From an optimization exercise on the open Yosys and OpenROAD flow, aimed at small area, a short achievable clock period and few clock cycles per item; shortcuts taken in it are not production practice. Function was checked by simulation only, so behaviour that the tests miss may differ from the original.

Fig. 1: cell outlines without signal wires
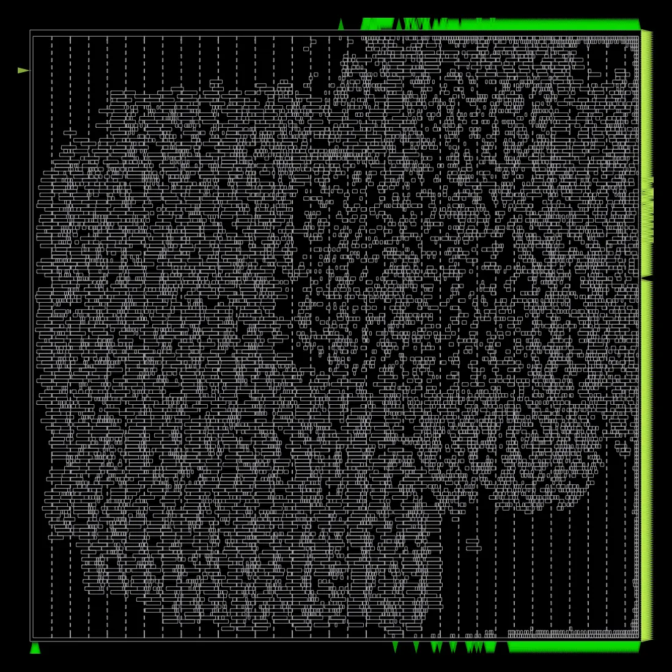
Fig. 2: the metal 2 layer
Scale bar: 100 microns.
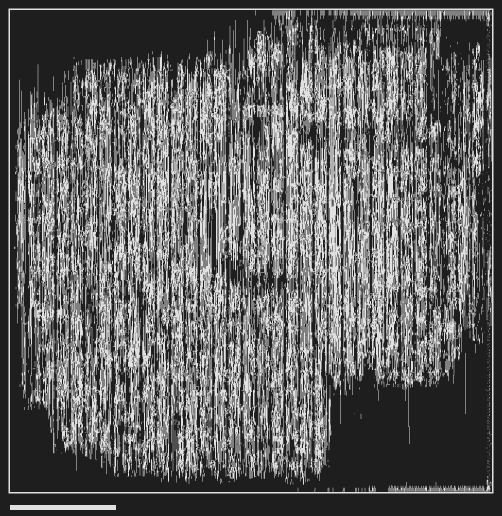
Fig. 3: met1 routing
Supply wires on this layer in grey. Cells faint in the background.
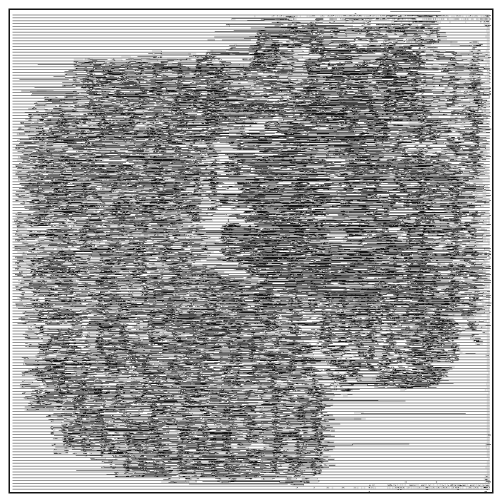
Fig. 4: signal routing as the flow saved it
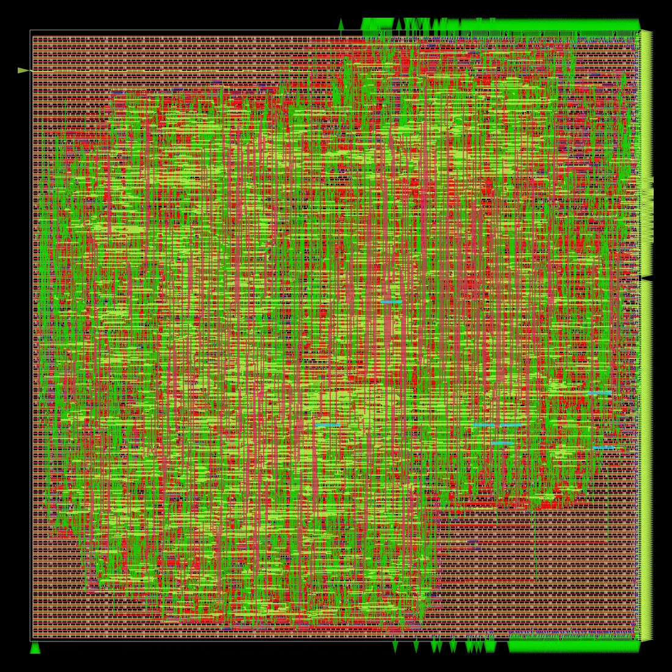
Fig. 5: clock distribution
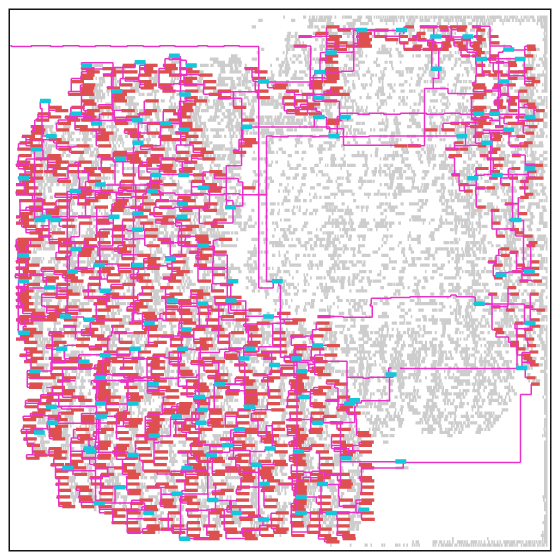
File: design/flow/design.v
`timescale 10ns / 1ns
module mips_cpu(
    input               rst,
    input               clk,
    output reg  [31:0]  PC,
    output reg          Inst_Req_Valid,
    input               Inst_Req_Ack,
    input       [31:0]  Instruction,
    input               Inst_Valid,
    output reg          Inst_Ack,
    output      [31:0]  Address,
    output reg          MemWrite,
    output reg  [31:0]  Write_data,
    output reg  [ 3:0]  Write_strb,
    output reg          MemRead,
    input               Mem_Req_Ack,
    input       [31:0]  Read_data,
    input               Read_data_Valid,
    output reg          Read_data_Ack,
    output [31:0]   mips_perf_cnt_0,
    output [31:0]   mips_perf_cnt_1,
    output [31:0]   mips_perf_cnt_2,
    output [31:0]   mips_perf_cnt_3,
    output [31:0]   mips_perf_cnt_4,
    output [31:0]   mips_perf_cnt_5,
    output [31:0]   mips_perf_cnt_6,
    output [31:0]   mips_perf_cnt_7,
    output [31:0]   mips_perf_cnt_8,
    output [31:0]   mips_perf_cnt_9,
    output [31:0]   mips_perf_cnt_10,
    output [31:0]   mips_perf_cnt_11,
    output [31:0]   mips_perf_cnt_12,
    output [31:0]   mips_perf_cnt_13,
    output [31:0]   mips_perf_cnt_14,
    output [31:0]   mips_perf_cnt_15
);
    reg     [31:0]  cycle_cnt;  
    always @(posedge clk) begin
        if (rst) begin
            cycle_cnt <= 32'd0;
        end
        else begin
            cycle_cnt <= cycle_cnt + 32'd1;
        end
    end
    assign mips_perf_cnt_0 = cycle_cnt;
    assign mips_perf_cnt_1 = 32'd0;
    assign mips_perf_cnt_2 = 32'd0;
    assign mips_perf_cnt_3 = 32'd0;
    assign mips_perf_cnt_4 = 32'd0;
    assign mips_perf_cnt_5 = 32'd0;
    assign mips_perf_cnt_6 = 32'd0;
    assign mips_perf_cnt_7 = 32'd0;
    assign mips_perf_cnt_8 = 32'd0;
    assign mips_perf_cnt_9 = 32'd0;
    assign mips_perf_cnt_10 = 32'd0;
    assign mips_perf_cnt_11 = 32'd0;
    assign mips_perf_cnt_12 = 32'd0;
    assign mips_perf_cnt_13 = 32'd0;
    assign mips_perf_cnt_14 = 32'd0;
    assign mips_perf_cnt_15 = 32'd0;
    parameter BGTZ      = 6'b000_111;  
    parameter BLEZ      = 6'b000_110;  
    parameter BLTZ      = 6'b000_001;  
    parameter REGIMM    = 6'b000_001;  
    parameter BNE       = 6'b000_101;  
    parameter BEQ       = 6'b000_100;  
    parameter J         = 6'b000_010;  
    parameter JAL       = 6'b000_011;  
    parameter JALR_FUNC = 6'b001_001;  
    parameter JR_FUNC   = 6'b001_000;  
    parameter ADDIU     = 6'b001_001;  
    parameter SLTI      = 6'b001_010;  
    parameter SLTIU     = 6'b001_011;  
    parameter ANDI      = 6'b001_100;  
    parameter SPECIAL   = 6'b000_000;  
    parameter ORI       = 6'b001_101;  
    parameter XORI      = 6'b001_110;  
    parameter NOR_FUNC  = 6'b100_111;  
    parameter SLTU_FUNC = 6'b101_011;  
    parameter XOR_FUNC  = 6'b100_110;  
    parameter SLTU      = 6'b101_011;  
    parameter LW        = 6'b100_011;  
    parameter LUI       = 6'b001_111;  
    parameter LB        = 6'b100_000;  
    parameter LBU       = 6'b100_100;  
    parameter LH        = 6'b100_001;  
    parameter LHU       = 6'b100_101;  
    parameter LWL       = 6'b100_010;  
    parameter LWR       = 6'b100_110;  
    parameter SW        = 6'b101_011;  
    parameter SB        = 6'b101_000;  
    parameter SH        = 6'b101_001;  
    parameter SWL       = 6'b101_010;  
    parameter SWR       = 6'b101_110;  
    parameter MOVN      = 6'b001_011;  
    parameter MOVZ      = 6'b001_010;  
    parameter SRA_FUNC  = 6'b000_011;  
    parameter SRAV_FUNC = 6'b000_111;  
    parameter SRL_FUNC  = 6'b000_010;  
    parameter SRLV_FUNC = 6'b000_110;  
    parameter SLL_FUNC  = 6'b000_000;  
    parameter SLLV_FUNC = 6'b000_100;  
    parameter IF        = 8'b0000_0001;
    parameter IW        = 8'b0000_0010;
    parameter ID        = 8'b0000_0100;
    parameter EX        = 8'b0000_1000;
    parameter ST        = 8'b0001_0000;
    parameter LD        = 8'b0010_0000;
    parameter RDW       = 8'b0100_0000;
    parameter WB        = 8'b1000_0000;
    reg         [31:0]  Instruction_i;
    reg         [31:0]  Read_data_i;
    reg         [ 7:0]  state;
    reg         [ 7:0]  state_next;
    wire        [31:0]  mips_alu_in_a;
    wire        [31:0]  mips_alu_in_b;
    wire                mips_alu_out_Overflow;
    wire                mips_alu_out_CarryOut;
    wire                mips_alu_out_Zero;
    wire        [31:0]  mips_alu_out_Result;
    reg         [ 4:0]  mips_rf_in_waddr; 
    wire                mips_rf_in_wen;
    reg         [31:0]  mips_rf_in_wdata;
    wire        [31:0]  mips_rf_out_rdata_1;
    wire        [31:0]  mips_rf_out_rdata_2;
    wire        [ 4:0]  mips_rf_in_addr_1;
    wire        [ 4:0]  mips_rf_in_addr_2;
    wire                mips_cu_out_RegDst;
    wire                mips_cu_out_ALUSrc;
    wire                mips_cu_out_Mem2Reg;
    wire                mips_cu_out_RegWrite;
    wire                mips_cu_out_Branch;
    wire                mips_cu_out_Jump;
    wire                mips_cu_out_ALUop_1;
    wire                mips_cu_out_ALUop_0;
    wire                PCWrite;
    wire        [2:0]   ALUctr;
    wire        [3:0]   LoadSign;
    wire        [31:0]  mips_PC_4;
    reg         [31:0]  mips_PC_next;
    wire        [31:0]  mips_sign_extend;
    wire        [ 4:0]  mips_shifter_width;
    wire        [ 1:0]  mips_shifter_control;
    wire        [31:0]  mips_shifter_output;
    alu mips_alu(
        .A(mips_alu_in_a),
        .B(mips_alu_in_b),
        .ALUop(ALUctr),
        .Overflow(mips_alu_out_Overflow),
        .CarryOut(mips_alu_out_CarryOut),
        .Zero(mips_alu_out_Zero),
        .Result(mips_alu_out_Result)
        );
    reg_file mips_rf(
        .rst(rst),
        .clk(clk),
        .waddr(mips_rf_in_waddr),
        .raddr1(mips_rf_in_addr_1),
        .raddr2(mips_rf_in_addr_2),
        .wen(mips_rf_in_wen),
        .wdata(mips_rf_in_wdata),
        .rdata1(mips_rf_out_rdata_1),
        .rdata2(mips_rf_out_rdata_2)
        );
    control_unit mips_cu(
        .OpCode(Instruction[31:26]),
        .Func(Instruction[5:0]),
        .cu_rdata_1(mips_rf_out_rdata_1),
        .cu_rdata_2(mips_rf_out_rdata_2),
        .cu_state_next(state_next),
        .clk(clk),
        .RegDst(mips_cu_out_RegDst),
        .ALUSrc(mips_cu_out_ALUSrc),
        .Mem2Reg(mips_cu_out_Mem2Reg),
        .RegWrite(mips_cu_out_RegWrite),
        .Branch(mips_cu_out_Branch),
        .Jump(mips_cu_out_Jump),
        .ALUop1(mips_cu_out_ALUop_1),
        .ALUop0(mips_cu_out_ALUop_0),
        .PCWrite(PCWrite),
        .LoadSign(LoadSign),
        .ALUctr(ALUctr)
        );
    barrel_shifter mips_shifter(
        .shifter_input(mips_rf_out_rdata_2),
        .shifter_width(mips_shifter_width),
        .shifter_contrl(mips_shifter_control),
        .shifter_output(mips_shifter_output)
        );
    always@(posedge clk) begin
        if(rst)
            state <= IF;
        else
            state <= state_next;
    end
    always@(*) begin
        if(rst)
            state_next = IF;
        else begin
            case(state)
                IF: state_next = (Inst_Req_Ack)? IW:IF;
                IW: state_next = (Inst_Valid)?   ID:IW;
                ST: state_next = (Mem_Req_Ack)?  IF:ST;
                LD: state_next = (Mem_Req_Ack)?  RDW:LD;
                RDW: state_next = (Read_data_Valid)? WB:RDW;
                WB: state_next = IF;
                ID: state_next = EX;
                EX:  begin
                    if((Instruction_i[31:26] == JAL) 
                    || (Instruction_i[31:26] == J) 
                    || (Instruction_i[31:26] == SPECIAL && Instruction_i[5:0] == JR_FUNC) 
                    || (Instruction_i[31:26] == SPECIAL && Instruction_i[5:0] == JALR_FUNC) 
                    || (Instruction_i[31:26] == BEQ) 
                    || (Instruction_i[31:26] == BNE) 
                    || (Instruction_i[31:26] == BLEZ) 
                    || (Instruction_i[31:26] == BLTZ) 
                    || (Instruction_i[31:26] == BGTZ)
                    || (Instruction_i[31:26] == SPECIAL && Instruction_i[5:0]== MOVN)
                    || (Instruction_i[31:26] == SPECIAL && Instruction_i[5:0]== MOVZ))
                        state_next = IF;
                    else if(Instruction_i[31:26] == LBU 
                         || Instruction_i[31:26] == LB 
                         || Instruction_i[31:26] == LW 
                         || Instruction_i[31:26] == LWL
                         || Instruction_i[31:26] == LWR 
                         || Instruction_i[31:26] == LH 
                         || Instruction_i[31:26] == LHU)
                        state_next = LD;
                    else if(Instruction_i[31:26] == SW 
                         || Instruction_i[31:26] == SH
                         || Instruction_i[31:26] == SWL
                         || Instruction_i[31:26] == SWR
                         || Instruction_i[31:26] == SB)
                        state_next = ST;
                    else
                        state_next = WB;
                end
                default: state_next = IF;
            endcase            
        end
    end
    always@(posedge clk)
    begin
        if(state_next == ID) begin
            Instruction_i <= Instruction;            
        end
    end
    always @(posedge clk) begin
        if(state_next == WB) begin
            Read_data_i <= Read_data;
        end
    end
    always @(posedge clk) begin
        if (rst) begin
            PC <= 32'd0;
        end
        else if(state == EX) 
        begin
            PC <= mips_PC_next;
        end
    end
    always @(*) begin
        if (state == EX) begin
            if (PCWrite) 
            begin
                casez({Instruction_i[31:26],Instruction_i[5:0]})
                    12'b000010??????: 
                        mips_PC_next <= {mips_PC_4[31:28],Instruction_i[25:0],2'b00};
                    12'b000011??????: 
                        mips_PC_next <= {mips_PC_4[31:28],Instruction_i[25:0],2'b00};
                    12'b000000001001: 
                        mips_PC_next <= mips_rf_out_rdata_1;
                    12'b000000001000: 
                        mips_PC_next <= mips_rf_out_rdata_1;
                    default: 
                    begin
                        if ((Instruction_i[31:26] == 6'b000_100 && mips_rf_out_rdata_1 == mips_rf_out_rdata_2)  
                         || (Instruction_i[31:26] == 6'b000_101 && mips_rf_out_rdata_1 != mips_rf_out_rdata_2)  
                         || ({Instruction_i[31:26],Instruction_i[20:16]} == {6'b000_001, 5'b000_01} && mips_rf_out_rdata_1[31] == 1'b0)  
                         || (Instruction_i[31:26] == 6'b000_110 && (mips_rf_out_rdata_1[31] == 1'b1 || mips_rf_out_rdata_1 == 32'd0))  
                         || ({Instruction_i[31:26],Instruction_i[20:16]} == {6'b000_001, 5'b000_00} && mips_rf_out_rdata_1[31] == 1'b1)  
                         || (Instruction_i[31:26] == 6'b000_111 && (mips_rf_out_rdata_1[31] == 1'b0 && mips_rf_out_rdata_1 != 32'd0)) )  
                        begin
                            mips_PC_next <= {mips_sign_extend[31], mips_sign_extend[28:0], 2'b00} + mips_PC_4;
                        end
                        else begin
                            mips_PC_next <= mips_PC_4;
                        end
                    end
                endcase
            end
            else begin
                mips_PC_next <= mips_PC_4;
            end              
        end
        else begin
            mips_PC_next <= mips_PC_4;
        end
    end
    assign   mips_PC_4 = PC + 32'd4;
    always @(*) begin
        if ((state == EX) || (state == WB)) begin
            case(LoadSign)
                4'b0000: 
                    mips_rf_in_wdata <= mips_alu_out_Result;
                4'b0001: 
                    mips_rf_in_wdata <= (mips_alu_out_CarryOut == 1'b1) ? {31'd0,1'b1} : {32'd0};
                4'b0010: 
                    mips_rf_in_wdata <= mips_PC_4 + 32'd4;
                4'b0100: 
                    mips_rf_in_wdata <= {Instruction_i[15:0],16'd0};
                4'b0101: 
                    mips_rf_in_wdata <= mips_rf_out_rdata_1;
                4'b0011: 
                begin
                    case(Instruction_i[31:26])
                        LW :mips_rf_in_wdata <= Read_data_i;
                        LB :mips_rf_in_wdata <= (mips_alu_out_Result[1:0] == 2'b00) ? {{24{Read_data_i[ 7]}},Read_data_i[ 7: 0]}
                                              :((mips_alu_out_Result[1:0] == 2'b01) ? {{24{Read_data_i[15]}},Read_data_i[15: 8]}
                                              :((mips_alu_out_Result[1:0] == 2'b10) ? {{24{Read_data_i[23]}},Read_data_i[23:16]}
                                              :((mips_alu_out_Result[1:0] == 2'b11) ? {{24{Read_data_i[31]}},Read_data_i[31:24]}
                                              :  Read_data_i)));
                        LBU:mips_rf_in_wdata <= (mips_alu_out_Result[1:0] == 2'b00) ? {{24'd0},Read_data_i[ 7: 0]}
                                              :((mips_alu_out_Result[1:0] == 2'b01) ? {{24'd0},Read_data_i[15: 8]}
                                              :((mips_alu_out_Result[1:0] == 2'b10) ? {{24'd0},Read_data_i[23:16]}
                                              :((mips_alu_out_Result[1:0] == 2'b11) ? {{24'd0},Read_data_i[31:24]}
                                              :  Read_data_i)));
                        LH :mips_rf_in_wdata <= (mips_alu_out_Result[1] == 1'b0) ? {{16{Read_data_i[15]}},Read_data_i[15: 0]}
                                              :((mips_alu_out_Result[1] == 1'b1) ? {{16{Read_data_i[31]}},Read_data_i[31:16]}
                                              :  Read_data_i);
                        LHU:mips_rf_in_wdata <= (mips_alu_out_Result[1] == 1'b0) ? {{16'd0},Read_data_i[15: 0]}
                                              :((mips_alu_out_Result[1] == 1'b1) ? {{16'd0},Read_data_i[31:16]}
                                              :  Read_data_i);
                        LWL:mips_rf_in_wdata <= (mips_alu_out_Result[1:0] == 2'b00) ? {Read_data_i[ 7: 0],mips_rf_out_rdata_2[23:0]}
                                              :((mips_alu_out_Result[1:0] == 2'b01) ? {Read_data_i[15: 0],mips_rf_out_rdata_2[15:0]}
                                              :((mips_alu_out_Result[1:0] == 2'b10) ? {Read_data_i[23: 0],mips_rf_out_rdata_2[ 7:0]}
                                              :((mips_alu_out_Result[1:0] == 2'b11) ?  Read_data_i
                                              :  Read_data_i)));
                        LWR:mips_rf_in_wdata <= (mips_alu_out_Result[1:0] == 2'b00) ? Read_data_i
                                              :((mips_alu_out_Result[1:0] == 2'b01) ? {mips_rf_out_rdata_2[31:24],Read_data_i[31: 8]}
                                              :((mips_alu_out_Result[1:0] == 2'b10) ? {mips_rf_out_rdata_2[31:16],Read_data_i[31:16]}
                                              :((mips_alu_out_Result[1:0] == 2'b11) ? {mips_rf_out_rdata_2[31: 8],Read_data_i[31:24]}
                                              :  Read_data_i)));
                        default:mips_rf_in_wdata <= 32'd0;
                    endcase
                end
                4'b1000: 
                    mips_rf_in_wdata <= (mips_alu_out_CarryOut == 1'b1) ? {31'd0,1'b1} : {32'd0};
                4'b1001: 
                    mips_rf_in_wdata <= mips_shifter_output;
                4'b1010: 
                    mips_rf_in_wdata <= ~(mips_rf_out_rdata_1 | mips_rf_out_rdata_2);
                4'b1011: 
                    mips_rf_in_wdata <= mips_rf_out_rdata_1 ^ mips_rf_out_rdata_2;
                4'b1100: 
                    mips_rf_in_wdata <= mips_rf_out_rdata_1 & {16'd0,Instruction_i[15:0]};
                4'b1101: 
                    mips_rf_in_wdata <= mips_rf_out_rdata_1 | {16'd0,Instruction_i[15:0]};
                4'b1110: 
                    mips_rf_in_wdata <= mips_rf_out_rdata_1 ^ {16'd0,Instruction_i[15:0]};
                default: 
                    mips_rf_in_wdata <= 32'd0;
            endcase            
        end
        else begin
            mips_rf_in_wdata <= 32'd0;
        end
    end
    assign mips_rf_in_wen = mips_cu_out_RegWrite;
    assign mips_rf_in_addr_1 = (({Instruction[31:26],Instruction[5:0]} == {SPECIAL,MOVZ}) || ({Instruction[31:26],Instruction[5:0]} == {SPECIAL,MOVN})) ? Instruction[25:21] : Instruction_i[25:21];
    assign mips_rf_in_addr_2 = (({Instruction[31:26],Instruction[5:0]} == {SPECIAL,MOVZ}) || ({Instruction[31:26],Instruction[5:0]} == {SPECIAL,MOVN})) ? Instruction[20:16] : Instruction_i[20:16];
    always @(*) begin
        if ((state == EX) || (state == WB)) begin
            mips_rf_in_waddr <= (Instruction_i[31:26] == JAL) ? 5'd31 : (mips_cu_out_RegDst ? Instruction_i[15:11] : Instruction_i[20:16]);
        end        
        else begin
            mips_rf_in_waddr <= 5'd0; 
        end
    end
    always @(posedge clk) begin
        if ((state == EX) && (LoadSign ==4'b0100)) begin
            case(Instruction_i[31:26])
                SWL: Write_data <=  (mips_alu_out_Result[1:0] == 2'b00) ? {24'd0,mips_rf_out_rdata_2[31:24]}
                                 : ((mips_alu_out_Result[1:0] == 2'b01) ? {16'd0,mips_rf_out_rdata_2[31:16]}
                                 : ((mips_alu_out_Result[1:0] == 2'b10) ? {8'd0,mips_rf_out_rdata_2[31:8]}
                                 : ((mips_alu_out_Result[1:0] == 2'b11) ? mips_rf_out_rdata_2
                                 :   mips_rf_out_rdata_2)));
                SWR: Write_data <=  (mips_alu_out_Result[1:0] == 2'b00) ? mips_rf_out_rdata_2
                                 : ((mips_alu_out_Result[1:0] == 2'b01) ? {mips_rf_out_rdata_2[23: 0],8'd0}
                                 : ((mips_alu_out_Result[1:0] == 2'b10) ? {mips_rf_out_rdata_2[15: 0],16'd0}
                                 : ((mips_alu_out_Result[1:0] == 2'b11) ? {mips_rf_out_rdata_2[ 7: 0],24'd0}
                                 :   mips_rf_out_rdata_2)));
                SB: Write_data  <=  {4{mips_rf_out_rdata_2[7:0]}};
                SH: Write_data  <=  {2{mips_rf_out_rdata_2[15:0]}};
                default: Write_data <=   mips_rf_out_rdata_2;
            endcase                   
        end
        else begin
            Write_data <= mips_rf_out_rdata_2;
        end
    end
    assign      Address              = {mips_alu_out_Result[31:2],2'b00};
    assign      mips_shifter_width   =  (Instruction_i[5:0] == SLL_FUNC) ? Instruction_i[10:6] 
                                     : ((Instruction_i[5:0] == SLLV_FUNC) ? mips_rf_out_rdata_1[4:0]
                                     : ((Instruction_i[5:0] == SRA_FUNC) ? Instruction_i[10:6]
                                     : ((Instruction_i[5:0] == SRAV_FUNC) ? mips_rf_out_rdata_1[4:0]
                                     : ((Instruction_i[5:0] == SRL_FUNC) ? Instruction_i[10:6]
                                     : ((Instruction_i[5:0] == SRLV_FUNC) ? mips_rf_out_rdata_1[4:0]
                                     : 5'd0)))));
    assign      mips_shifter_control =  (({Instruction_i[31:26],Instruction_i[5:0]} == {SPECIAL,SLL_FUNC}) || 
                                         ({Instruction_i[31:26],Instruction_i[5:0]} == {SPECIAL,SLLV_FUNC})) ? 2'b10 
                                     : ((({Instruction_i[31:26],Instruction_i[5:0]} == {SPECIAL,SRA_FUNC}) || 
                                         ({Instruction_i[31:26],Instruction_i[5:0]} == {SPECIAL,SRAV_FUNC})) ? 2'b00
                                     : ((({Instruction_i[31:26],Instruction_i[5:0]} == {SPECIAL,SRL_FUNC}) || 
                                         ({Instruction_i[31:26],Instruction_i[5:0]} == {SPECIAL,SRLV_FUNC})) ? 2'b01
                                     : 2'b00)) ;
    always @(posedge clk) begin
       if ((state == EX) && (LoadSign == 4'b0100)) begin
            case(Instruction_i[31:26])
                SWL:Write_strb <=     (mips_alu_out_Result[1:0] == 2'b00) ? 4'b0001
                                    :((mips_alu_out_Result[1:0] == 2'b01) ? 4'b0011
                                    :((mips_alu_out_Result[1:0] == 2'b10) ? 4'b0111
                                    :((mips_alu_out_Result[1:0] == 2'b11) ? 4'b1111
                                    :4'b1111)));
                SWR:Write_strb <=     (mips_alu_out_Result[1:0] == 2'b00) ? 4'b1111
                                    :((mips_alu_out_Result[1:0] == 2'b01) ? 4'b1110
                                    :((mips_alu_out_Result[1:0] == 2'b10) ? 4'b1100
                                    :((mips_alu_out_Result[1:0] == 2'b11) ? 4'b1000
                                    :4'b1111)));
                SB:Write_strb  <=     (mips_alu_out_Result[1:0] == 2'b00) ? 4'b0001
                                    :((mips_alu_out_Result[1:0] == 2'b01) ? 4'b0010
                                    :((mips_alu_out_Result[1:0] == 2'b10) ? 4'b0100
                                    :((mips_alu_out_Result[1:0] == 2'b11) ? 4'b1000
                                    :4'b1111)));
                SH:Write_strb  <=     (mips_alu_out_Result[1] == 1'b0) ? 4'b0011
                                    :((mips_alu_out_Result[1] == 1'b1) ? 4'b1100
                                    :4'b1111);
                default:Write_strb <= 4'b1111;
            endcase 
        end
        else begin
            Write_strb <= 4'b1111;
        end
    end
    assign    mips_alu_in_a        = mips_rf_out_rdata_1;
    assign    mips_alu_in_b        = mips_cu_out_ALUSrc ? mips_sign_extend : mips_rf_out_rdata_2;
    assign    mips_sign_extend    = {{16{Instruction_i[15]}}, Instruction_i[15:0]};
    always @(posedge clk) begin
        case(state_next)
            IF:begin
                if (rst) begin
                    {Inst_Req_Valid,Inst_Ack,Read_data_Ack,MemRead,MemWrite} <= {1'b0,1'b1,1'b0,2'b00}; 
                end
                else begin
                    {Inst_Req_Valid,Inst_Ack,Read_data_Ack,MemRead,MemWrite} <= {1'b1,1'b0,1'b0,2'b00};
                end
            end
            IW: begin
                {Inst_Req_Valid,Inst_Ack,Read_data_Ack,MemRead,MemWrite} <= {1'b0,1'b1,1'b0,2'b00};
            end
            ID: begin 
                {Inst_Req_Valid,Inst_Ack,Read_data_Ack,MemRead,MemWrite} <= {1'b0,1'b0,1'b0,2'b00};         
            end
            EX: begin
                {Inst_Req_Valid,Inst_Ack,Read_data_Ack,MemRead,MemWrite} <= {1'b0,1'b0,1'b0,2'b00};
            end
            ST: begin
                {Inst_Req_Valid,Inst_Ack,Read_data_Ack,MemRead,MemWrite} <= {1'b0,1'b0,1'b0,2'b01};
            end
            LD: begin
                {Inst_Req_Valid,Inst_Ack,Read_data_Ack,MemRead,MemWrite} <= {1'b0,1'b0,1'b0,2'b10};
            end
            RDW: begin
                {Inst_Req_Valid,Inst_Ack,Read_data_Ack,MemRead,MemWrite} <= {1'b0,1'b0,1'b1,2'b00};
            end
            WB: begin
                {Inst_Req_Valid,Inst_Ack,Read_data_Ack,MemRead,MemWrite} <= {1'b0,1'b0,1'b0,2'b00};
            end
            default: begin
                {Inst_Req_Valid,Inst_Ack,Read_data_Ack,MemRead,MemWrite} <= {1'b0,1'b1,1'b0,2'b00}; 
            end
        endcase            
    end
endmodule
module control_unit(
    input           clk,
    input   [ 5:0]  OpCode,
    input   [ 5:0]  Func,
    input   [31:0]  cu_rdata_1,
    input   [31:0]  cu_rdata_2,
    input   [ 7:0]  cu_state_next,
    output reg      RegDst,
    output reg      ALUSrc,
    output reg      Mem2Reg,
    output reg      RegWrite,
    output reg      Branch,
    output reg      Jump,
    output reg      ALUop1,
    output reg      ALUop0,
    output reg    [3:0]  LoadSign,
    output reg           PCWrite,
    output reg    [2:0]  ALUctr
);
    parameter BGTZ      = 6'b000_111;  
    parameter BLEZ      = 6'b000_110;  
    parameter BLTZ      = 6'b000_001;  
    parameter REGIMM    = 6'b000_001;  
    parameter BNE       = 6'b000_101;  
    parameter BEQ       = 6'b000_100;  
    parameter J         = 6'b000_010;  
    parameter JAL       = 6'b000_011;  
    parameter JALR_FUNC = 6'b001_001;  
    parameter JR_FUNC   = 6'b001_000;  
    parameter ADDIU     = 6'b001_001;  
    parameter SLTI      = 6'b001_010;  
    parameter SLTIU     = 6'b001_011;  
    parameter ANDI      = 6'b001_100;  
    parameter SPECIAL   = 6'b000_000;  
    parameter ORI       = 6'b001_101;  
    parameter XORI      = 6'b001_110;  
    parameter NOR_FUNC  = 6'b100_111;  
    parameter SLTU_FUNC = 6'b101_011;  
    parameter XOR_FUNC  = 6'b100_110;  
    parameter SLTU      = 6'b101_011;  
    parameter LW        = 6'b100_011;  
    parameter LUI       = 6'b001_111;  
    parameter LB        = 6'b100_000;  
    parameter LBU       = 6'b100_100;  
    parameter LH        = 6'b100_001;  
    parameter LHU       = 6'b100_101;  
    parameter LWL       = 6'b100_010;  
    parameter LWR       = 6'b100_110;  
    parameter SW        = 6'b101_011;  
    parameter SB        = 6'b101_000;  
    parameter SH        = 6'b101_001;  
    parameter SWL       = 6'b101_010;  
    parameter SWR       = 6'b101_110;  
    parameter MOVN      = 6'b001_011;  
    parameter MOVZ      = 6'b001_010;  
    parameter SRA_FUNC  = 6'b000_011;  
    parameter SRAV_FUNC = 6'b000_111;  
    parameter SRL_FUNC  = 6'b000_010;  
    parameter SRLV_FUNC = 6'b000_110;  
    parameter SLL_FUNC  = 6'b000_000;  
    parameter SLLV_FUNC = 6'b000_100;  
    parameter IF        = 8'b0000_0001;
    parameter IW        = 8'b0000_0010;
    parameter ID        = 8'b0000_0100;
    parameter EX        = 8'b0000_1000;
    parameter ST        = 8'b0001_0000;
    parameter LD        = 8'b0010_0000;
    parameter RDW       = 8'b0100_0000;
    parameter WB        = 8'b1000_0000;
    always @(posedge clk) begin
        case(cu_state_next)
            IF:begin
                {RegWrite, PCWrite} <= {1'b0,1'b0};
            end
            IW: begin
                {RegWrite, PCWrite} <= {1'b0,1'b0};
            end
            ID: begin
                case(OpCode)
                    ADDIU:
                        {Jump, RegDst,ALUSrc,Mem2Reg,RegWrite, Branch, ALUop1,ALUop0, LoadSign, PCWrite, ALUctr} <= {8'b0_0100_0_00,4'b0000, 1'b0, 3'b010}; 
                    SPECIAL: begin
                        case(Func)
                            6'b001_011:
                                {Jump, RegDst,ALUSrc,Mem2Reg,RegWrite, Branch, ALUop1,ALUop0, LoadSign, PCWrite, ALUctr} <= (cu_rdata_2 != 32'd0) ? {8'b0_1001_0_00,4'b0101, 1'b0, 3'b000} : {8'b0_1000_0_00,4'b0101, 1'b0, 3'b000}; 
                            6'b001_010:
                                {Jump, RegDst,ALUSrc,Mem2Reg,RegWrite, Branch, ALUop1,ALUop0, LoadSign, PCWrite, ALUctr} <= (cu_rdata_2 == 32'd0) ? {8'b0_1001_0_00,4'b0101, 1'b0, 3'b000} : {8'b0_1000_0_00,4'b0101, 1'b0, 3'b000}; 
                            6'b001_001:
                                {Jump, RegDst,ALUSrc,Mem2Reg,RegWrite, Branch, ALUop1,ALUop0, LoadSign, PCWrite, ALUctr} <=   {8'b1_1001_0_00,4'b0010, 1'b1, 3'b000};  
                            6'b001_000:
                                {Jump, RegDst,ALUSrc,Mem2Reg,RegWrite, Branch, ALUop1,ALUop0, LoadSign, PCWrite, ALUctr} <=   {8'b1_0000_0_00,4'b1111, 1'b1, 3'b000};  
                            6'b100_110:
                                {Jump, RegDst,ALUSrc,Mem2Reg,RegWrite, Branch, ALUop1,ALUop0, LoadSign, PCWrite, ALUctr} <=   {8'b0_1000_0_00,4'b1011, 1'b0, 3'b000};  
                            6'b100_111:
                                {Jump, RegDst,ALUSrc,Mem2Reg,RegWrite, Branch, ALUop1,ALUop0, LoadSign, PCWrite, ALUctr} <=   {8'b0_1000_0_00,4'b1010, 1'b0, 3'b000};  
                            6'b000_011:
                                {Jump, RegDst,ALUSrc,Mem2Reg,RegWrite, Branch, ALUop1,ALUop0, LoadSign, PCWrite, ALUctr} <=   {8'b0_1000_0_00,4'b1001, 1'b0, 3'b000};  
                            6'b000_111:
                                {Jump, RegDst,ALUSrc,Mem2Reg,RegWrite, Branch, ALUop1,ALUop0, LoadSign, PCWrite, ALUctr} <=   {8'b0_1000_0_00,4'b1001, 1'b0, 3'b000};  
                            6'b000_010:
                                {Jump, RegDst,ALUSrc,Mem2Reg,RegWrite, Branch, ALUop1,ALUop0, LoadSign, PCWrite, ALUctr} <=   {8'b0_1000_0_00,4'b1001, 1'b0, 3'b000};  
                            6'b000_110:
                                {Jump, RegDst,ALUSrc,Mem2Reg,RegWrite, Branch, ALUop1,ALUop0, LoadSign, PCWrite, ALUctr} <=   {8'b0_1000_0_00,4'b1001, 1'b0, 3'b000};  
                            6'b000_000:
                                {Jump, RegDst,ALUSrc,Mem2Reg,RegWrite, Branch, ALUop1,ALUop0, LoadSign, PCWrite, ALUctr} <=   {8'b0_1000_0_00,4'b1001, 1'b0, 3'b000};  
                            6'b000_100: 
                                {Jump, RegDst,ALUSrc,Mem2Reg,RegWrite, Branch, ALUop1,ALUop0, LoadSign, PCWrite, ALUctr} <=   {8'b0_1000_0_00,4'b1001, 1'b0, 3'b000};  
                            6'b101_011:
                                {Jump, RegDst,ALUSrc,Mem2Reg,RegWrite, Branch, ALUop1,ALUop0, LoadSign, PCWrite, ALUctr} <=   {8'b0_1000_0_00,4'b1000, 1'b0, 3'b110};  
                            6'b100_011:
                                {Jump, RegDst,ALUSrc,Mem2Reg,RegWrite, Branch, ALUop1,ALUop0, LoadSign, PCWrite, ALUctr} <=   {8'b0_1000_0_00,4'b0000, 1'b0, 3'b110};  
                            6'b100_001:
                                {Jump, RegDst,ALUSrc,Mem2Reg,RegWrite, Branch, ALUop1,ALUop0, LoadSign, PCWrite, ALUctr} <=   {8'b0_1000_0_00,4'b0000, 1'b0, 3'b010};  
                            6'b100_101:
                                {Jump, RegDst,ALUSrc,Mem2Reg,RegWrite, Branch, ALUop1,ALUop0, LoadSign, PCWrite, ALUctr} <=   {8'b0_1000_0_00,4'b0000, 1'b0, 3'b001};  
                            6'b101_010:
                                {Jump, RegDst,ALUSrc,Mem2Reg,RegWrite, Branch, ALUop1,ALUop0, LoadSign, PCWrite, ALUctr} <=   {8'b0_1000_0_00,4'b0000, 1'b0, 3'b111};  
                            6'b100_000:
                                {Jump, RegDst,ALUSrc,Mem2Reg,RegWrite, Branch, ALUop1,ALUop0, LoadSign, PCWrite, ALUctr} <=   {8'b0_1000_0_00,4'b0000, 1'b0, 3'b010};  
                            6'b100_100:
                                {Jump, RegDst,ALUSrc,Mem2Reg,RegWrite, Branch, ALUop1,ALUop0, LoadSign, PCWrite, ALUctr} <=   {8'b0_1000_0_00,4'b0000, 1'b0, 3'b000};  
                            6'b100_101:
                                {Jump, RegDst,ALUSrc,Mem2Reg,RegWrite, Branch, ALUop1,ALUop0, LoadSign, PCWrite, ALUctr} <=   {8'b0_1000_0_00,4'b0000, 1'b0, 3'b001};  
                            default:
                                {Jump, RegDst,ALUSrc,Mem2Reg,RegWrite, Branch, ALUop1,ALUop0, LoadSign, PCWrite, ALUctr} <=   {8'b0_1000_0_00,4'b0000, 1'b0, 3'b000};  
                        endcase
                    end
                    BEQ:
                        {Jump, RegDst,ALUSrc,Mem2Reg,RegWrite, Branch, ALUop1,ALUop0, LoadSign, PCWrite, ALUctr} <= {8'b0_0000_1_01,4'b0000, 1'b1, 3'b110};  
                    BNE:
                        {Jump, RegDst,ALUSrc,Mem2Reg,RegWrite, Branch, ALUop1,ALUop0, LoadSign, PCWrite, ALUctr} <= {8'b0_0000_1_01,4'b0000, 1'b1, 3'b110};  
                    REGIMM:
                        {Jump, RegDst,ALUSrc,Mem2Reg,RegWrite, Branch, ALUop1,ALUop0, LoadSign, PCWrite, ALUctr} <= {8'b0_0000_1_00,4'b1111, 1'b1, 3'b000};  
                    BLEZ:
                        {Jump, RegDst,ALUSrc,Mem2Reg,RegWrite, Branch, ALUop1,ALUop0, LoadSign, PCWrite, ALUctr} <= {8'b0_0000_1_00,4'b1111, 1'b1, 3'b000};  
                    BGTZ:
                        {Jump, RegDst,ALUSrc,Mem2Reg,RegWrite, Branch, ALUop1,ALUop0, LoadSign, PCWrite, ALUctr} <= {8'b0_0000_1_00,4'b1111, 1'b1, 3'b000};  
                    SLTI:
                        {Jump, RegDst,ALUSrc,Mem2Reg,RegWrite, Branch, ALUop1,ALUop0, LoadSign, PCWrite, ALUctr} <= {8'b0_0100_0_00,4'b0000, 1'b0, 3'b111};  
                    SLTIU:
                        {Jump, RegDst,ALUSrc,Mem2Reg,RegWrite, Branch, ALUop1,ALUop0, LoadSign, PCWrite, ALUctr} <= {8'b0_0100_0_00,4'b0001, 1'b0, 3'b110};  
                    J:
                        {Jump, RegDst,ALUSrc,Mem2Reg,RegWrite, Branch, ALUop1,ALUop0, LoadSign, PCWrite, ALUctr} <= {8'b1_0000_0_00,4'b1111, 1'b1, 3'b000};  
                    JAL:
                        {Jump, RegDst,ALUSrc,Mem2Reg,RegWrite, Branch, ALUop1,ALUop0, LoadSign, PCWrite, ALUctr} <= {8'b1_0001_0_00,4'b0010, 1'b1, 3'b000};  
                    LUI:
                        {Jump, RegDst,ALUSrc,Mem2Reg,RegWrite, Branch, ALUop1,ALUop0, LoadSign, PCWrite, ALUctr} <= {8'b0_0000_0_00,4'b0100, 1'b0, 3'b000};  
                    ANDI:
                        {Jump, RegDst,ALUSrc,Mem2Reg,RegWrite, Branch, ALUop1,ALUop0, LoadSign, PCWrite, ALUctr} <= {8'b0_0000_0_00,4'b1100, 1'b0, 3'b000};  
                    ORI:
                        {Jump, RegDst,ALUSrc,Mem2Reg,RegWrite, Branch, ALUop1,ALUop0, LoadSign, PCWrite, ALUctr} <= {8'b0_0000_0_00,4'b1101, 1'b0, 3'b000};  
                    XORI:
                        {Jump, RegDst,ALUSrc,Mem2Reg,RegWrite, Branch, ALUop1,ALUop0, LoadSign, PCWrite, ALUctr} <= {8'b0_0000_0_00,4'b1110, 1'b0, 3'b000};  
                    LW:
                        {Jump, RegDst,ALUSrc,Mem2Reg,RegWrite, Branch, ALUop1,ALUop0, LoadSign, PCWrite, ALUctr} <= {8'b0_0110_0_00,4'b0011, 1'b0, 3'b010};  
                    LB:
                        {Jump, RegDst,ALUSrc,Mem2Reg,RegWrite, Branch, ALUop1,ALUop0, LoadSign, PCWrite, ALUctr} <= {8'b0_0110_0_00,4'b0011, 1'b0, 3'b010};  
                    LBU:
                        {Jump, RegDst,ALUSrc,Mem2Reg,RegWrite, Branch, ALUop1,ALUop0, LoadSign, PCWrite, ALUctr} <= {8'b0_0110_0_00,4'b0011, 1'b0, 3'b010};  
                    LH:
                        {Jump, RegDst,ALUSrc,Mem2Reg,RegWrite, Branch, ALUop1,ALUop0, LoadSign, PCWrite, ALUctr} <= {8'b0_0110_0_00,4'b0011, 1'b0, 3'b010};  
                    LHU:
                        {Jump, RegDst,ALUSrc,Mem2Reg,RegWrite, Branch, ALUop1,ALUop0, LoadSign, PCWrite, ALUctr} <= {8'b0_0110_0_00,4'b0011, 1'b0, 3'b010};  
                    LWL:
                        {Jump, RegDst,ALUSrc,Mem2Reg,RegWrite, Branch, ALUop1,ALUop0, LoadSign, PCWrite, ALUctr} <= {8'b0_0110_0_00,4'b0011, 1'b0, 3'b010};  
                    LWR:
                        {Jump, RegDst,ALUSrc,Mem2Reg,RegWrite, Branch, ALUop1,ALUop0, LoadSign, PCWrite, ALUctr} <= {8'b0_0110_0_00,4'b0011, 1'b0, 3'b010};  
                    SW:
                        {Jump, RegDst,ALUSrc,Mem2Reg,RegWrite, Branch, ALUop1,ALUop0, LoadSign, PCWrite, ALUctr} <= {8'b0_0100_0_00,4'b0100, 1'b0, 3'b010};  
                    SB:
                        {Jump, RegDst,ALUSrc,Mem2Reg,RegWrite, Branch, ALUop1,ALUop0, LoadSign, PCWrite, ALUctr} <= {8'b0_0100_0_00,4'b0100, 1'b0, 3'b010};  
                    SH:
                        {Jump, RegDst,ALUSrc,Mem2Reg,RegWrite, Branch, ALUop1,ALUop0, LoadSign, PCWrite, ALUctr} <= {8'b0_0100_0_00,4'b0100, 1'b0, 3'b010};  
                    SWL:
                        {Jump, RegDst,ALUSrc,Mem2Reg,RegWrite, Branch, ALUop1,ALUop0, LoadSign, PCWrite, ALUctr} <= {8'b0_0100_0_00,4'b0100, 1'b0, 3'b010};  
                    SWR:
                        {Jump, RegDst,ALUSrc,Mem2Reg,RegWrite, Branch, ALUop1,ALUop0, LoadSign, PCWrite, ALUctr} <= {8'b0_0100_0_00,4'b0100, 1'b0, 3'b010};  
                    default:
                        {Jump, RegDst,ALUSrc,Mem2Reg,RegWrite, Branch, ALUop1,ALUop0, LoadSign, PCWrite, ALUctr} <= {8'b0_0000_0_00,4'b1111, 1'b0, 3'b000};  
                endcase
            end
            EX: begin
                ;
            end
            ST: begin
                {RegWrite, PCWrite} <= {1'b0,1'b0};
            end
            LD: begin
                {RegWrite, PCWrite} <= {1'b0,1'b0};
            end
            RDW: begin
                {RegWrite, PCWrite} <= {1'b0,1'b0};
            end
            WB: begin
                {RegWrite, PCWrite} <= {1'b1,1'b0};
            end
            default: begin
                {Jump, RegDst,ALUSrc,Mem2Reg,RegWrite, Branch, ALUop1,ALUop0, LoadSign, PCWrite, ALUctr} <= {8'b0_0000_0_00,4'b1111, 1'b0, 3'b000};
            end
        endcase
    end
endmodule
module barrel_shifter(
    input       [31:0] shifter_input,
    input       [ 4:0] shifter_width,
    input       [ 1:0] shifter_contrl,
    output reg  [31:0] shifter_output
    );
    reg         [31:0] temp;
    always @(*) begin
        case (shifter_contrl)
            2'b00 : begin  
                temp = shifter_width[0] ? {{shifter_input[31]}, shifter_input[31:1]} : shifter_input;
                temp = shifter_width[1] ? {{2{temp[31]}}, temp[31:2]} : temp;
                temp = shifter_width[2] ? {{4{temp[31]}}, temp[31:4]} : temp;
                temp = shifter_width[3] ? {{8{temp[31]}}, temp[31:8]} : temp;
                temp = shifter_width[4] ? {{16{temp[31]}}, temp[31:16]} : temp;
            end
            2'b01 : begin  
                temp = shifter_width[0] ? {1'b0, shifter_input[31:1]} : shifter_input;
                temp = shifter_width[1] ? {2'b0, temp[31:2]} : temp;
                temp = shifter_width[2] ? {4'b0, temp[31:4]} : temp;
                temp = shifter_width[3] ? {8'b0, temp[31:8]} : temp;
                temp = shifter_width[4] ? {16'b0, temp[31:16]} : temp;
            end
            2'b10 : begin  
                temp = shifter_width[0] ? {shifter_input[30:0], 1'b0} : shifter_input;
                temp = shifter_width[1] ? {temp[29:0], 2'b0} : temp;
                temp = shifter_width[2] ? {temp[27:0], 4'b0} : temp;
                temp = shifter_width[3] ? {temp[23:0], 8'b0} : temp;
                temp = shifter_width[4] ? {temp[15:0], 16'b0} : temp;                
            end
            2'b11 : begin  
                temp = shifter_width[0] ? {shifter_input[30:0], 1'b0} : shifter_input;
                temp = shifter_width[1] ? {temp[29:0], 2'b0} : temp;
                temp = shifter_width[2] ? {temp[27:0], 4'b0} : temp;
                temp = shifter_width[3] ? {temp[23:0], 8'b0} : temp;
                temp = shifter_width[4] ? {temp[15:0], 16'b0} : temp;             
            end
            default : begin
                temp = 32'd0;
            end
        endcase
        shifter_output = temp;
    end
endmodule
module reg_file(
    input clk,
    input rst,
    input [5 - 1:0] waddr,
    input [5 - 1:0] raddr1,
    input [5 - 1:0] raddr2,
    input wen,
    input [32 - 1:0] wdata,
    output [32 - 1:0] rdata1,
    output [32 - 1:0] rdata2
);
    reg [31:0] r[31:0];
    assign rdata1 = r[raddr1];
    assign rdata2 = r[raddr2];
    always @(posedge clk) begin
        if (rst) begin
            r[0] <= 32'b0;
        end
        else if(wen && waddr) begin
            r[waddr] <= wdata;
        end
    end
endmodule
module alu(
    input [32 - 1:0] A,
    input [32 - 1:0] B,
    input [2:0] ALUop,
    output Overflow,
    output CarryOut,
    output Zero,
    output reg [32 - 1:0] Result
);
    parameter   AND      = 3'b000,    
                OR       = 3'b001,    
                ADD      = 3'b010,    
                SUBTRACT = 3'b110,    
                SLT      = 3'b111;    
    reg LastCout;                     
    reg SecondLastCout;               
    reg [32 - 1:0] Sum;      
    always @(*) begin
    SecondLastCout = 1'b0;
    LastCout = 1'b0;
    Sum = 32'b0;
        case (ALUop)
            AND: begin
                Result = A & B; 
            end
             OR: begin
                Result = A | B; 
             end
            ADD: begin
                {LastCout, Result} = {1'b0,A} + {1'b0,B};
            end
            SUBTRACT: begin
                {SecondLastCout,Result[32 - 2:0]} 
            = {1'b0,A[32 - 2:0]} + {1'b0,~B[32 - 2:0]} + 32'b1;
                {LastCout,Result[32 - 1]} 
            = {1'b0,A[32 - 1]} + {1'b0,~B[32 - 1]} 
            + {1'b0,SecondLastCout};
            end
            SLT: begin
                Sum = A + (~B + 32'b1);
                Result = (A[32 - 1] == B[32 - 1]) 
            ? ((Sum[32 - 1] == 1'b1) ? 32'b1 : 32'b0) 
                        : ((A[32 - 1] == 1'b1) ? 32'b1 : 32'b0);
            end
            default: begin
                Result = 32'b0; 
        LastCout = 1'b0;
        SecondLastCout = 1'b0;
        Result = 32'b0;
        Sum = 32'b0;
            end
        endcase
    end
    assign CarryOut = (ALUop == ADD && LastCout == 1'b1) || (ALUop == SUBTRACT && LastCout == 1'b0);
    assign Overflow = ((ALUop == SUBTRACT) && (LastCout ^ SecondLastCout))
                   || (
              (ALUop == ADD) 
              && (A[32 - 1] == B[32 - 1]) 
              && (B[32 - 1] != Result[32 - 1])
              );
    assign Zero = (ALUop == ADD || ALUop == SUBTRACT || ALUop == AND || ALUop == OR) 
        && (Result == 32'b0);
endmodule
`timescale 10 ns / 1 ns
module mips_cpu_top (
	input			mips_cpu_clk,
    input			mips_cpu_reset,
    output [31:0]	mips_perf_cnt_0,
    output [31:0]	mips_perf_cnt_1,
    output [31:0]	mips_perf_cnt_2,
    output [31:0]	mips_perf_cnt_3,
    output [31:0]	mips_perf_cnt_4,
    output [31:0]	mips_perf_cnt_5,
    output [31:0]	mips_perf_cnt_6,
    output [31:0]	mips_perf_cnt_7,
    output [31:0]	mips_perf_cnt_8,
    output [31:0]	mips_perf_cnt_9,
    output [31:0]	mips_perf_cnt_10,
    output [31:0]	mips_perf_cnt_11,
    output [31:0]	mips_perf_cnt_12,
    output [31:0]	mips_perf_cnt_13,
    output [31:0]	mips_perf_cnt_14,
    output [31:0]	mips_perf_cnt_15,
    output  [31:0]	mips_cpu_axi_if_araddr,
    input			mips_cpu_axi_if_arready,
    output			mips_cpu_axi_if_arvalid,
    output reg [31:0]	mips_cpu_axi_if_awaddr,
    input			    mips_cpu_axi_if_awready,
    output reg			mips_cpu_axi_if_awvalid,
    output			mips_cpu_axi_if_bready,
    input	[1:0]	mips_cpu_axi_if_bresp,
    input			mips_cpu_axi_if_bvalid,
    input	[31:0]	mips_cpu_axi_if_rdata,
    output			mips_cpu_axi_if_rready,
    input	[1:0]	mips_cpu_axi_if_rresp,
    input			mips_cpu_axi_if_rvalid,
    output reg [31:0]	mips_cpu_axi_if_wdata,
    input			    mips_cpu_axi_if_wready,
    output reg [3:0]	mips_cpu_axi_if_wstrb,
    output reg			mips_cpu_axi_if_wvalid
);
wire [31:0] PC;
wire Inst_Req_Valid;
wire Inst_Req_Ack;
wire [31:0] Instruction;
wire Inst_Valid;
wire Inst_Ack;
wire [31:0] Address;
wire MemWrite;
wire [31:0] Write_data;
wire [3:0] Write_strb;
wire MemRead;
wire Mem_Req_Ack;
wire [31:0] Read_data;
wire Read_data_Valid;
wire Read_data_Ack;
reg aw_req_ack_tag;
reg w_req_ack_tag;
reg [1:0] ar_req_tag;
always @(posedge mips_cpu_clk)
begin
	if (mips_cpu_reset == 1'b1)
	begin
		mips_cpu_axi_if_awaddr <= 'd0;
		mips_cpu_axi_if_awvalid <= 1'b0;
		aw_req_ack_tag <= 1'b0;
	end
	else if (~mips_cpu_axi_if_awvalid & (~mips_cpu_axi_if_wvalid) & MemWrite & (~Mem_Req_Ack))
	begin
		mips_cpu_axi_if_awaddr <= Address;
		mips_cpu_axi_if_awvalid <= 1'b1;
		aw_req_ack_tag <= 1'b0;
	end
	else if (mips_cpu_axi_if_awvalid & mips_cpu_axi_if_awready)
	begin
		mips_cpu_axi_if_awaddr <= 'd0;
		mips_cpu_axi_if_awvalid <= 1'b0;
		aw_req_ack_tag <= 1'b1;
	end
	else if (aw_req_ack_tag & w_req_ack_tag)
	begin
		mips_cpu_axi_if_awaddr <= mips_cpu_axi_if_awaddr;
		mips_cpu_axi_if_awvalid <= mips_cpu_axi_if_awvalid;
		aw_req_ack_tag <= 1'b0;
	end
	else
	begin
		mips_cpu_axi_if_awaddr <= mips_cpu_axi_if_awaddr;
		mips_cpu_axi_if_awvalid <= mips_cpu_axi_if_awvalid;
		aw_req_ack_tag <= aw_req_ack_tag;
	end
end
always @(posedge mips_cpu_clk)
begin
	if (mips_cpu_reset == 1'b1)
	begin
		mips_cpu_axi_if_wdata <= 'd0;
		mips_cpu_axi_if_wstrb <= 4'b0;
		mips_cpu_axi_if_wvalid <= 1'b0;
		w_req_ack_tag <= 1'b0;
	end
	else if (~mips_cpu_axi_if_awvalid & (~mips_cpu_axi_if_wvalid) & MemWrite & (~Mem_Req_Ack))
	begin
		mips_cpu_axi_if_wdata <= Write_data;
		mips_cpu_axi_if_wstrb <= Write_strb;
		mips_cpu_axi_if_wvalid <= 1'b1;
		w_req_ack_tag <= 1'b0;
	end
	else if (mips_cpu_axi_if_wvalid & mips_cpu_axi_if_wready)
	begin
		mips_cpu_axi_if_wdata <= 'd0;
		mips_cpu_axi_if_wstrb <= 4'b0;
		mips_cpu_axi_if_wvalid <= 1'b0;
		w_req_ack_tag <= 1'b1;
	end
	else if (aw_req_ack_tag & w_req_ack_tag)
	begin
		mips_cpu_axi_if_wdata <= mips_cpu_axi_if_wdata;
		mips_cpu_axi_if_wstrb <= mips_cpu_axi_if_wstrb;
		mips_cpu_axi_if_wvalid <= mips_cpu_axi_if_wvalid;
		w_req_ack_tag <= 1'b0;
	end
	else
	begin
		mips_cpu_axi_if_wdata <= mips_cpu_axi_if_wdata;
		mips_cpu_axi_if_wstrb <= mips_cpu_axi_if_wstrb;
		mips_cpu_axi_if_wvalid <= mips_cpu_axi_if_wvalid;
		w_req_ack_tag <= w_req_ack_tag;
	end
end
assign mips_cpu_axi_if_araddr = Inst_Req_Valid ? PC : (MemRead ? Address : 'd0);
assign mips_cpu_axi_if_arvalid = Inst_Req_Valid | MemRead;
always @(posedge mips_cpu_clk)
begin
	if (mips_cpu_reset == 1'b1)
		ar_req_tag <= 2'b00;
	else if ( (~|ar_req_tag) & mips_cpu_axi_if_arvalid & mips_cpu_axi_if_arready )
		ar_req_tag <= {MemRead, Inst_Req_Valid};
	else if ((|ar_req_tag) & mips_cpu_axi_if_rvalid & mips_cpu_axi_if_rready)
		ar_req_tag <= 2'b00;
	else
		ar_req_tag <= ar_req_tag;
end
assign mips_cpu_axi_if_rready = (Inst_Ack | Read_data_Ack);
assign mips_cpu_axi_if_bready = 1'b1;
assign Inst_Req_Ack = Inst_Req_Valid & mips_cpu_axi_if_arready;
assign Instruction = {32{ar_req_tag[0]}} & mips_cpu_axi_if_rdata;
assign Inst_Valid = ar_req_tag[0] & mips_cpu_axi_if_rvalid;
assign Read_data = {32{ar_req_tag[1]}} & mips_cpu_axi_if_rdata;
assign Read_data_Valid = ar_req_tag[1] & mips_cpu_axi_if_rvalid;
assign Mem_Req_Ack = (MemWrite & aw_req_ack_tag & w_req_ack_tag) | (MemRead & mips_cpu_axi_if_arready);
mips_cpu	u_mips_cpu (	
	.clk			(mips_cpu_clk),
	.rst			(mips_cpu_reset),
	.PC				(PC),
	.Inst_Req_Valid	(Inst_Req_Valid),
	.Inst_Req_Ack	(Inst_Req_Ack),
	.Instruction	(Instruction),
	.Inst_Valid		(Inst_Valid),
	.Inst_Ack		(Inst_Ack),
	.Address		(Address),
	.MemWrite		(MemWrite),
	.Write_data		(Write_data),
	.Write_strb		(Write_strb),
	.MemRead		(MemRead),
	.Mem_Req_Ack	(Mem_Req_Ack),
	.Read_data		(Read_data),
	.Read_data_Valid(Read_data_Valid),
	.Read_data_Ack	(Read_data_Ack),
	.mips_perf_cnt_0	(mips_perf_cnt_0 ),
	.mips_perf_cnt_1	(mips_perf_cnt_1 ),
	.mips_perf_cnt_2	(mips_perf_cnt_2 ),
	.mips_perf_cnt_3	(mips_perf_cnt_3 ),
	.mips_perf_cnt_4	(mips_perf_cnt_4 ),
	.mips_perf_cnt_5	(mips_perf_cnt_5 ),
	.mips_perf_cnt_6	(mips_perf_cnt_6 ),
	.mips_perf_cnt_7	(mips_perf_cnt_7 ),
	.mips_perf_cnt_8	(mips_perf_cnt_8 ),
	.mips_perf_cnt_9	(mips_perf_cnt_9 ),
	.mips_perf_cnt_10	(mips_perf_cnt_10),
	.mips_perf_cnt_11	(mips_perf_cnt_11),
	.mips_perf_cnt_12	(mips_perf_cnt_12),
	.mips_perf_cnt_13	(mips_perf_cnt_13),
	.mips_perf_cnt_14	(mips_perf_cnt_14),
	.mips_perf_cnt_15	(mips_perf_cnt_15)
);
endmodule
File: design/flow/run.sh
#!/bin/bash
# synth_recipe.tcl (not shown) runs the flow's synth.tcl, then flattens the netlist and writes it again
# the make line also repeats each setting of config.mk as NAME=value (left out here)
make -C /OpenROAD-flow-scripts/flow DESIGN_CONFIG=/design/flow/config.mk WORK_HOME=/design/flow/orfs CLKGATE_MAP_FILE= SYNTH_SCRIPT=/design/flow/synth_recipe.tcl finish
File: design/flow/config.mk
export PLATFORM = sky130hd
export DESIGN_NAME = mips_cpu_top
export DESIGN_NICKNAME = mips_cpu_top
export VERILOG_FILES = /design/flow/design.v
export SDC_FILE = /design/flow/constraint.sdc
export NUM_CORES = 4
export LEC_CHECK = 0
export CAP_MARGIN = 20
export CORE_MARGIN = 2
export CORE_UTILIZATION = 40
export SLEW_MARGIN = 20
File: design/flow/constraint.sdc
create_clock -name core_clock -period 15.0 [get_ports {mips_cpu_clk}]
set_input_delay 3.0000 -clock core_clock [delete_from_list [all_inputs] [get_ports {mips_cpu_clk}]]
set_output_delay 3.0000 -clock core_clock [all_outputs]
set_load 0.01 [all_outputs]
==> flow_metrics.env <==
export IMPL_run_status="complete, no violations"
export IMPL_drive_gt1_share_pct=11.9
export IMPL_syn_area_per_cell_sq_um=9.40
export IMPL_grt_pass1_wl_mm=530
export IMPL_setup_viol=0
export IMPL_dpl_hpwl_mm=255
export IMPL_cts_root_buf="clkbuf_16"
export IMPL_core_sq_um=203000
export IMPL_timing_hold_violations_final=0
export IMPL_vias_per_cell=6.52
export IMPL_grt_ovfl_total=0
export IMPL_routed_wl_mm=385
export IMPL_die_width_microns=456
export IMPL_antenna_found_initial=20
export IMPL_async_flop_share_pct=0
export IMPL_critPathLaunch="mips_cpu_axi_if_rdata[4]"
export IMPL_maxCapViolCount=0
export IMPL_grt_use_met2_pct=52.5
export IMPL_end_kind="output port"
export IMPL_drt_pass1_iter_count=10
export IMPL_syn_to_final_growth_pct=12.8
export IMPL_synth_edff_count=1099
export IMPL_cts_tree="built"
export IMPL_grt_usage_pct=35.3
export IMPL_wl_per_cell_microns=33.0
export IMPL_critPathRequiredTime_ns=12.00
export IMPL_synth_warnings=6
export IMPL_syn_instance_count=8704
export IMPL_cts_resized=1
Testbench counts, summed over its fixed seeds: cycles 4,084,558, programs 108.
Back to the opening pictures, Fig. 1:
Core Rows: 165
fillers: 19,000
seq_cells: 1,284
post-route insts no fill: 11,700

Back to the opening pictures, Fig. 2:
The layer holds 43% of the routed length. The wires run mostly vertical.

Back to the opening pictures, Fig. 3:
The wires run mostly horizontal. 8,235 nets have wire on it.

Back to the opening pictures, Fig. 4:
DR vias: 76,000
met2 wire length: 164 mm

Back to the opening pictures, Fig. 5:
Red is flip-flops, count 1,284. Cyan is clock-net drivers, count 144. Magenta is clock wires, length 17,600 microns.
Position of the flops: widely spread. There are 145 routed clock nets.
worst-skew pair later-pin latency: 0.84 ns
skew final: 0.0389 ns

layer usage:
metal	up-vias	part of all wire, %	wire length, microns
met3	1255	12	47800
li1	31800	-	-
met5	-	0.026	101
met2	5792	43	164000
met1	37100	37	143000
met4	14	7.5	28900
state kept, by name (all words and copies together), names as in the netlist, 2 cells and up:
name and flops:
mips_cpu_axi_if_awaddr 30, ar_req_tag 2, u_mips_cpu.cycle_cnt 32, u_mips_cpu.mips_cu.LoadSign 4
mips_cpu_axi_if_wdata 32, u_mips_cpu.Read_data_i 32, u_mips_cpu.PC 32, u_mips_cpu.Write_strb 4
u_mips_cpu.Instruction_i 32, u_mips_cpu.mips_cu.ALUctr 3, u_mips_cpu.state 8, u_mips_cpu.Write_data 32
mips_cpu_axi_if_wstrb 4, u_mips_cpu.mips_rf.r 1024
per-stage QoR:
step                util (%)  hold WS [ns]  setup slack (ns)  instance area (sq um)
global placement        43.2         0.462           -0.0606                  87600
global route            45.5         0.513           -0.0469                  92300
detailed placement      43.2         0.468            -0.128                  87600
floorplan                  -         0.456              1.71                  83600
CTS                     45.5         0.482            0.0295                  92200
finish                  45.5         0.482             0.255                  92300
layout by cell type, fill, tap and decap left out, types with 31 or more instances in the layout:
master / Yosys / routed
nor2_1: 490 / 451
clkdlybuf4s50_1: 0 / 170
a21oi_1: 336 / 322
nand2b_1: 42 / 42
xor2_1: 64 / 64
a211oi_1: 273 / 272
mux4_2: 75 / 75
o221ai_1: 56 / 55
and2_1: 75 / 73
nand4_1: 37 / 37
nor2_4: 0 / 38
inv_1: 190 / 190
conb_1: 2 / 483
a22oi_1: 128 / 128
nor4_1: 42 / 34
mux2i_1: 206 / 205
buf_12: 0 / 52
dfxtp_1: 185 / 184
edfxtp_1: 1099 / 1099
a31oi_1: 151 / 127
xnor2_1: 74 / 74
o22ai_1: 85 / 84
nand2_1: 1568 / 1562
buf_4: 520 / 493
a221oi_1: 42 / 42
nand3_1: 454 / 454
or3_1: 46 / 46
or4_1: 33 / 31
o211ai_1: 68 / 68
a311oi_1: 224 / 224
ha_1: 190 / 190
clkbuf_16: 0 / 147
clkinv_1: 3 / 33
and3_1: 313 / 312
nor3_1: 100 / 96
o21ai_0: 317 / 310
mux2_2: 47 / 47

[re-timing with driven ports]
Ports are ideal in the flow. The routed layout listed here was re-timed in OpenROAD. Step 1 assumes that a clkbuf_16 drives the clock port and a buf_2 every other input. Step 2 moves the port delays by t, midway between the first and last clock arrival at a register: inputs arrive t later, outputs are due t later. That takes back most of the time a late clock gives input paths. a / b / c = ideal ports / drivers / drivers and shift; a / b = the first two.
shift t [ns]: 0.918
setup slack, ns: 0.255 / 0.226 / 0.226
worst setup path at the end: input to output
worst data-port slew with drivers (ns): 0.10
After both steps setup and hold are still met in this run. The setup slack of this run moves by -0.029 ns with the drivers and by -0.029 ns with both steps.
